What follows belongs to an exercise in optimizing a design on an open flow for small area, a short achievable clock period and few clock cycles; a production flow would make more cautious choices.
Only simulation tests tie the RTL to the original design; equivalence was not proved.
Power figures rest on the tool's default switching activity, not on a simulated workload.

File: config.mk
export PLATFORM = sky130hd
export DESIGN_NAME = CA_CA3
export DESIGN_NICKNAME = CA_CA3
export VERILOG_FILES = /design/flow/design.v
export SDC_FILE = /design/flow/constraint.sdc
export NUM_CORES = 4
export LEC_CHECK = 0
export CAP_MARGIN = 20
export CORE_MARGIN = 2
export CORE_UTILIZATION = 40
export SLEW_MARGIN = 20
File: constraint.sdc
create_clock -name core_clock -period 5.0 [get_ports {clk}]
set_input_delay 1.0000 -clock core_clock [delete_from_list [all_inputs] [get_ports {clk}]]
set_output_delay 1.0000 -clock core_clock [all_outputs]
set_load 0.01 [all_outputs]
File: design.v
module ALU(input [7:0] R1, R2, input [1:0] controlSignal, output reg[7:0] out);
  always @(*) begin
    case (controlSignal)
    	0: out = R1 + R2;
    	1: out = R1 - R2;
    	2: out = R1 & R2;
    	3: out = ~R1;
    endcase
  end
endmodule
module PC(input clk, rst, En, input [4:0] in, output reg [4:0] out);
	always @(posedge clk) begin
		if (rst) out <= 0;
		else if(En) out <= in;
	end
endmodule
module Register(input clk,input [7:0] in,output reg [7:0] out);
	always @(posedge clk) begin
		out <= in;
	end
endmodule
module RegisterEn(input clk, En, input [7:0] in, output reg [7:0] out);
	always @(posedge clk) begin
		if(En) out <= in;
	end
endmodule
module Stack(input clk, rst, push, pop, tos, input [7:0] d_in, output [7:0] d_out);
	reg [7:0] Registers [0:31];
	reg [4:0] top;
	always @(posedge clk) begin
		if (push) Registers[top] <= d_in;
	end
	always @(posedge clk) begin
		if (rst) top <= 0;
		else if (push) top <= top + 1;
		else if (pop) top <= top - 1;
	end
	assign d_out = Registers[top - 5'd1];
endmodule
module Controller (input clk, rst, zero, input [2:0] opcode,
                   output reg pcEn, insEn, dataEn, Aen, Ben, resultEn,
                   jumpSel, dataAdrSel, memDataSel, pcPlus,
                   WE, RE, push, pop, tos, output reg [1:0] aluSignal);
    reg [3:0] presentState, nextState;
    always @(posedge clk) begin
        if (rst) presentState <= 0;
        else presentState <= nextState;
    end
    always @(presentState, zero, opcode) begin
        case(presentState)
            0: nextState = 1;
            1: nextState = 2;
            2: begin
                case(opcode)
                    0: nextState = 3;
                    1: nextState = 3;
                    2: nextState = 3;
                    3: nextState = 5;
                    4: nextState = 8;
                    5: nextState = 11;
                    6: nextState = 13;
                    7: nextState = 3;
                endcase
            end
            3: begin
                if(opcode == 7)
                    nextState = zero ? 13 : 0;
                else nextState = 4;
            end
            4: nextState = 6;
            5: nextState = 6;
            6: nextState = 7;
            7: nextState = 0;
            8: nextState = 9;
            9: nextState = 10;
            10: nextState = 0;
            11: nextState = 12;
            12: nextState = 0;
            13: nextState = 0;
            default: nextState = 0;
        endcase
    end
    always @(presentState, opcode) begin
        {pcEn, insEn, dataEn, Aen, Ben, resultEn, jumpSel, dataAdrSel, memDataSel, pcPlus, WE, RE, push, pop, tos} = 15'b 0;
        aluSignal = 0;
        case(presentState)
            0: RE = 1;
            1: {pcEn, pcPlus, insEn} = 3'b 111;
            2: ;
            3: {Aen, pop} = 2'b 11;
            4: {Ben, pop} = 2'b 11;
            5: {pop, Aen} = 2'b 11;
            6: aluSignal = (opcode == 3) ? 2'd3 : opcode[1:0];
            7: push = 1;
            8: {dataAdrSel, RE} = 2'b 11;
            9: dataEn = 1;
            10: {memDataSel, push} = 2'b 11;
            11: {pop, Aen, dataAdrSel} = 3'b 111;
            12: {WE, dataAdrSel} = 2'b 11;
            13: {jumpSel, pcEn} = 2'b 11;
            default: ;
        endcase
    end
endmodule
module DataPath(input clk, rst, pcEn, insEn, dataEn, Aen, Ben, resultEn,
                input jumpSel, dataAdrSel, memDataSel, pcPlus,
                input WE, RE, push, pop, tos,
                input [1:0] aluSignal,
                input [7:0] RD,
                output [4:0] memAdr, output [7:0] WD,
                output [2:0] opcode, output zero);
    wire [4:0] pcInput, pcOutput, userAdr;
    wire [7:0] Ins, Data, d_in, d_out, A, B, ALU_A, ALU_B, ALUout, result;
    assign pcInput = jumpSel ? userAdr : ALUout[4:0];
    PC pc(clk, rst, pcEn, pcInput, pcOutput);
    assign memAdr = dataAdrSel ? userAdr : pcOutput;
    assign WD = A;
    RegisterEn instructionReg(clk, insEn, RD, Ins);
    RegisterEn dataReg(clk, dataEn, RD, Data);
    assign d_in = memDataSel ? Data : result;
    Stack stack(clk, rst, push, pop, tos, d_in,  d_out);
    RegisterEn Areg(clk, Aen, d_out, A);
    RegisterEn Breg(clk, Ben, d_out, B);
    assign ALU_A = pcPlus ? {3'b0, pcOutput} : A;
    assign ALU_B = pcPlus ? 8'd1 : B;
    ALU alu(ALU_A, ALU_B, aluSignal, ALUout);
    Register resultReg(clk, ALUout, result);
    assign zero = (d_out == 0);
    assign opcode = Ins[7:5];
    assign userAdr = Ins[4:0];
endmodule
module CA_CA3(input clk, input rst,
              input [7:0] mem_rdata,
              output [4:0] mem_addr, output [7:0] mem_wdata,
              output mem_we, output mem_re);
wire pcEn, insEn, dataEn, Aen, Ben, resultEn,
	jumpSel, dataAdrSel, memDataSel, pcPlus,
	WE, RE, push, pop, tos, zero;
wire [2:0] opcode;
wire [1:0] aluSignal;
 DataPath dp(clk, rst, pcEn, insEn, dataEn, Aen, Ben, resultEn,
            jumpSel, dataAdrSel, memDataSel, pcPlus,
            WE, RE, push, pop, tos,
            aluSignal,
            mem_rdata, mem_addr, mem_wdata,
            opcode, zero);
 Controller ct(clk, rst, zero, opcode,
               pcEn, insEn, dataEn, Aen, Ben, resultEn,
               jumpSel, dataAdrSel, memDataSel, pcPlus,
               WE, RE, push, pop, tos, aluSignal);
 assign mem_we = WE;
 assign mem_re = RE;
endmodule
File: run.sh
#!/bin/bash
# synth_recipe.tcl (not shown) runs the flow's synth.tcl, then flattens the netlist and writes it again
# the make line also repeats each setting of config.mk as NAME=value (left out here)
make -C /OpenROAD-flow-scripts/flow DESIGN_CONFIG=/design/flow/config.mk WORK_HOME=/design/flow/orfs CLKGATE_MAP_FILE= SYNTH_SCRIPT=/design/flow/synth_recipe.tcl finish
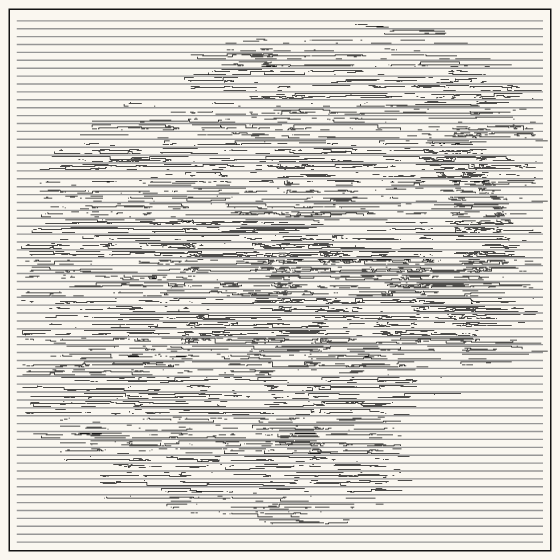
met1.png
Supply wires on this layer in gray.
main direction: horizontal
nets with wire on the layer: 839
longest straight run: 61.6 um
share of all routed wire: 45%
met1 usage: 24.1%
Total Routed Length: 28.7 mm
Vias: 7181

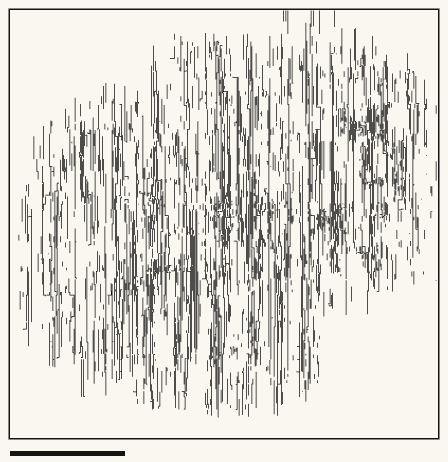
met2.png
Bar = 50 um.
nets with wire on the layer: 747
share of all routed wire: 48%
wire length on this layer: 13700 um
M2 GR Usage: 27.5%

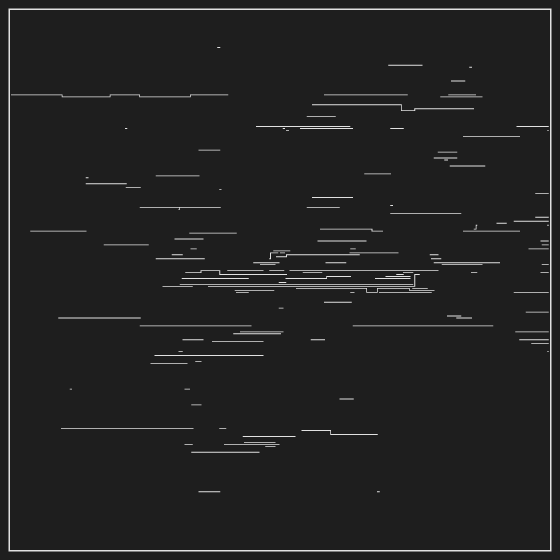
met3.png
wire length on this layer: 1670 um
share of all routed wire: 5.8%

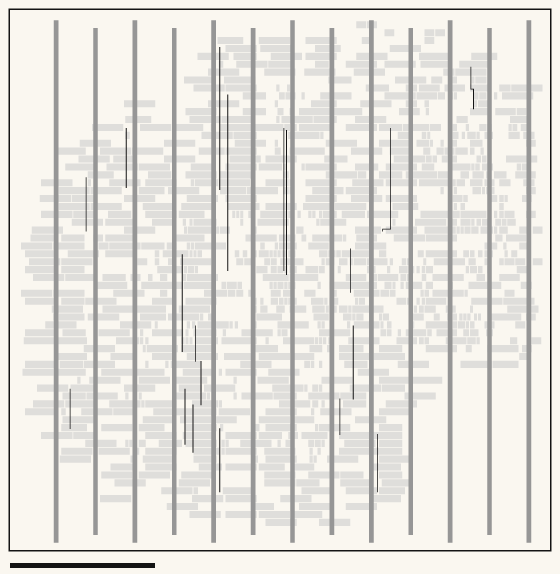
met4.png
Bar = 50 um. Supply wires on this layer in gray.
share of all routed wire: 1.8%
nets with wire on the layer: 10
longest straight run: 60.5 um
wire length on this layer: 504 um
main direction: vertical

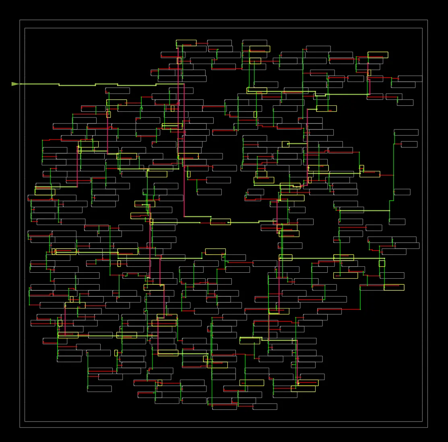
final_clocks.png
FF+latch count: 314
Skew-Pair Late Insertion Delay: 0.51 ns
clock sink count: 314
clock network power: 2.62 mW

==> impl_metrics.json <==
{
  "status": "timing/DRC/antenna clean",
  "arrival_ns": 4.20,
  "yosys.area.top_type": "edfxtp_1",
  "fin_crit_ns": 3.79,
  "synthFlopType": "edfxtp_1",
  "wl_per_cell_um": 21.7,
  "hpwl_mm": 18.1,
  "max-cap-violations": 0,
  "drive_gt1_share_pct": 18.4,
  "yosys-top-cells-area": "edfxtp_1 65%, mux4_2 11%, dfxtp_1 3.9%",
  "setup_viol": 0,
  "synth_top_area_share_pct": 65.3,
  "postCtsSetupBuffers": 0,
  "grt_use_total_pct": 17.1,
  "r2r_slack_ns": 1.21,
  "area_growth_syn_to_layout_pct": 13.9,
  "row_count": 66,
  "leakage_nw": 4.85,
  "diodes": 0,
  "io_buffers": 24,
  "maxUsedRoutingLayer": "met4",
  "grt_pass1_wl_mm": 44.0,
  "vdd_drop_max_v": 0.000297,
  "reg2regPathDepth": 9,
  "io_pins": 25,
  "finalCritPeriodShare_pct": 75.8,
  "root_buffer": "clkbuf_16",
  "first_pass_iters": 8,
  "hp-start": "dp.pc.out[2]",
  "r2r-end": "ct.presentState[2]",
  "coreArea_mm2": 0.0325,
  "cts_buffer_depth": 3,
  "powerDensity_mw_per_mm2": 627,
  "dr_wl_met3_mm": 1.67,
  "worstPathRequired_ns": 5.41,
  "clk_pin_slew_ns": 0.06,
  "slowest_delay_ns": 0.87,
  "cts_resized": 0,
  "worstHoldEndpoint": "dp.pc.out[2]",
  "fin_tns_setup_ns": 0,
  "ys_seq_elements": 314,
  "tightest_slew_ns": 0.956,
  "vias_per_cell": 5.44,
  "synthesis.nets": 845,
  "overflow": 0,
  "critPathCaptureType": "register",
  "slowest_stage": "ha_2",
  "report.final.slew_viol_count": 0,
  "start_util_pct": 40.7,
  "yosysSeqAreaShare_pct": 69.2,
  "finalHoldViolCount": 0,
  "whs_path_depth": 2,
  "drc": 0,
  "grt_pass1_vias": 7150,
  "worstSetupPathType": "reg2reg",
  "cp_cell_sequence": "inv_1 -> ha_2 -> buf_4 -> mux4_2 -> nand2_1 -> and3_1 -> o22ai_1 -> or4_4 -> a211oi_2",
  "tritoncts": "yes",
  "met2_length_mm": 13.7,
  "relSlewSlack_pct": 36.1,
  "avgSynthCellArea_um2": 16.1,
  "cts_made_buffers": 35,
  "p_total_mw": 9.46,
  "final_antenna_net_count": 0,
  "die_y_um": 186,
  "netlist_area_mm2": 0.0132,
  "cts_max_level": 2,
  "die_x_um": 186,
  "fmax_mhz": 264,
  "final_common_cell": "edfxtp_1",
  "fin_skew_ns": 0.0108
}
Testbench counts, summed over its fixed seeds: cycles 266,593.
-- registers in the layout, summed over array words and instances (netlist names), named ones only --
signal and cells:
dp.stack.Registers 256, dp.Areg.out 8, dp.Breg.out 8, dp.dataReg.out 8, dp.instructionReg.out 8, dp.resultReg.out 8, dp.pc.out 5, dp.stack.top 5
ct.presentState 4
-- per-layer routing --
| layer | up-vias | global-route usage, % |
|---|---|---|
| met5 | - | 0 |
| met4 | 0 | 3.94 |
| met3 | 47 | 3.27 |
| met2 | 213 | 27.5 |
| met1 | 3666 | 24.1 |
| li1 | 3255 | - |
-- kinds of logic after synthesis --
kind of cell,Yosys count,share of synthesized area (%)
flops,314,69.2
simple gates,230,7.90
compound gates,99,5.05
mux,95,13.4
buf+inv,55,2.13
xor+xnor,14,0.926
fa+ha+maj,14,1.38
-- critical path, delay by kind of cell, from the launching register on --
family	cells	cell delay, ns
AO/OA/AOI/OAI	2	0.33
multiplexers	1	0.38
buffers and inverters	2	0.61
adder cells (fa/ha/maj)	1	0.87
flip-flops	1	0.62
AND/OR/NAND/NOR	3	0.89
-- how the worst max path moves through the flow --
| stage | start | endpoint | slack [ns] | cells past startpoint |
|---|---|---|---|---|
| floorplan | dp.stack.top[0] | ct.presentState[2] | 1.65 | 14 |
| global route | dp.stack.top[1] | ct.presentState[2] | 1.03 | 10 |
| finish | dp.stack.top[1] | ct.presentState[2] | 1.21 | 9 |
| detailed placement | dp.stack.top[1] | ct.presentState[2] | 1.20 | 10 |
| global placement | dp.stack.top[1] | ct.presentState[2] | 1.22 | 9 |
| CTS | dp.stack.top[1] | ct.presentState[2] | 1.18 | 9 |
-- synthesized netlist by cell type, types with 5 or more instances --
library cell and count:
nand4_1 9, inv_1 13, mux2i_1 13, o211ai_1 11, o21ai_1 5, mux2_2 18
nand2_1 70, edfxtp_1 288, nor2b_1 6, xnor2_1 12, dfxtp_1 26, nand2b_1 7
mux4_2 64, nand3_1 8, a21oi_1 22, o22ai_1 6, a22oi_1 5, buf_6 6
nor2_1 99, clkbuf_1 25, o21ai_0 19, ha_1 13, and3_1 9
-- metrics by stage --
step           std cells  hold WS (ns)  cell area [um^2]  setup WS (ns)  util [%]
6_report            1319         0.560             15100           1.21      46.4
3_5_place_dp        1256         0.548             13900           1.20      42.7
2_1_floorplan        821         0.512             13200           1.65         -
4_1_cts             1319         0.559             15100           1.18      46.4
5_1_grt             1319         0.597             15100           1.03      46.4
3_3_place_gp        1256         0.535             13900           1.22      42.7
-- layout make-up --
class / instances / area [um^2]
multi-input cells: 452 / 3820
flip-flops and latches: 314 / 9170
clock buffers: 44 / 951
repair buffers: 33 / 308
clock inverters: 19 / 231
inverters: 15 / 58.8
well taps: 442 / 553
fillers: 2833 / 17400
-- report_power, final --
| group | switching [mW] | leakage (nW) | internal (mW) |
|---|---|---|---|
| clock | 1.01 | 0.579 | 1.61 |
| combinational | 2.05 | 1.46 | 1.14 |
| sequential | 0.189 | 2.81 | 3.47 |

## port drivers added, routing unchanged
The results above use ideal ports. As a check the final layout listed here was re-extracted and re-timed, cells and wires unchanged.
Step 1: set_driving_cell puts a clkbuf_16 on clk and a buf_2 on each other input, an assumption about the parent block.
Step 2 times the ports against the registers' clock, not the clock port: input delays grow and output delays shrink by t, the midpoint of the rising clock arrivals with the driver on.
a / b / c = ideal ports / drivers / drivers and shift; a / b = the first two.
shift t [ns]: 0.549
setup slack, ns: 1.211 / 1.168 / 1.211
pins driven straight from the clock port: 1
After both steps setup and hold are still met in this run. The setup slack of this run moves by -0.043 ns with the drivers and by 0.000 ns with both steps.
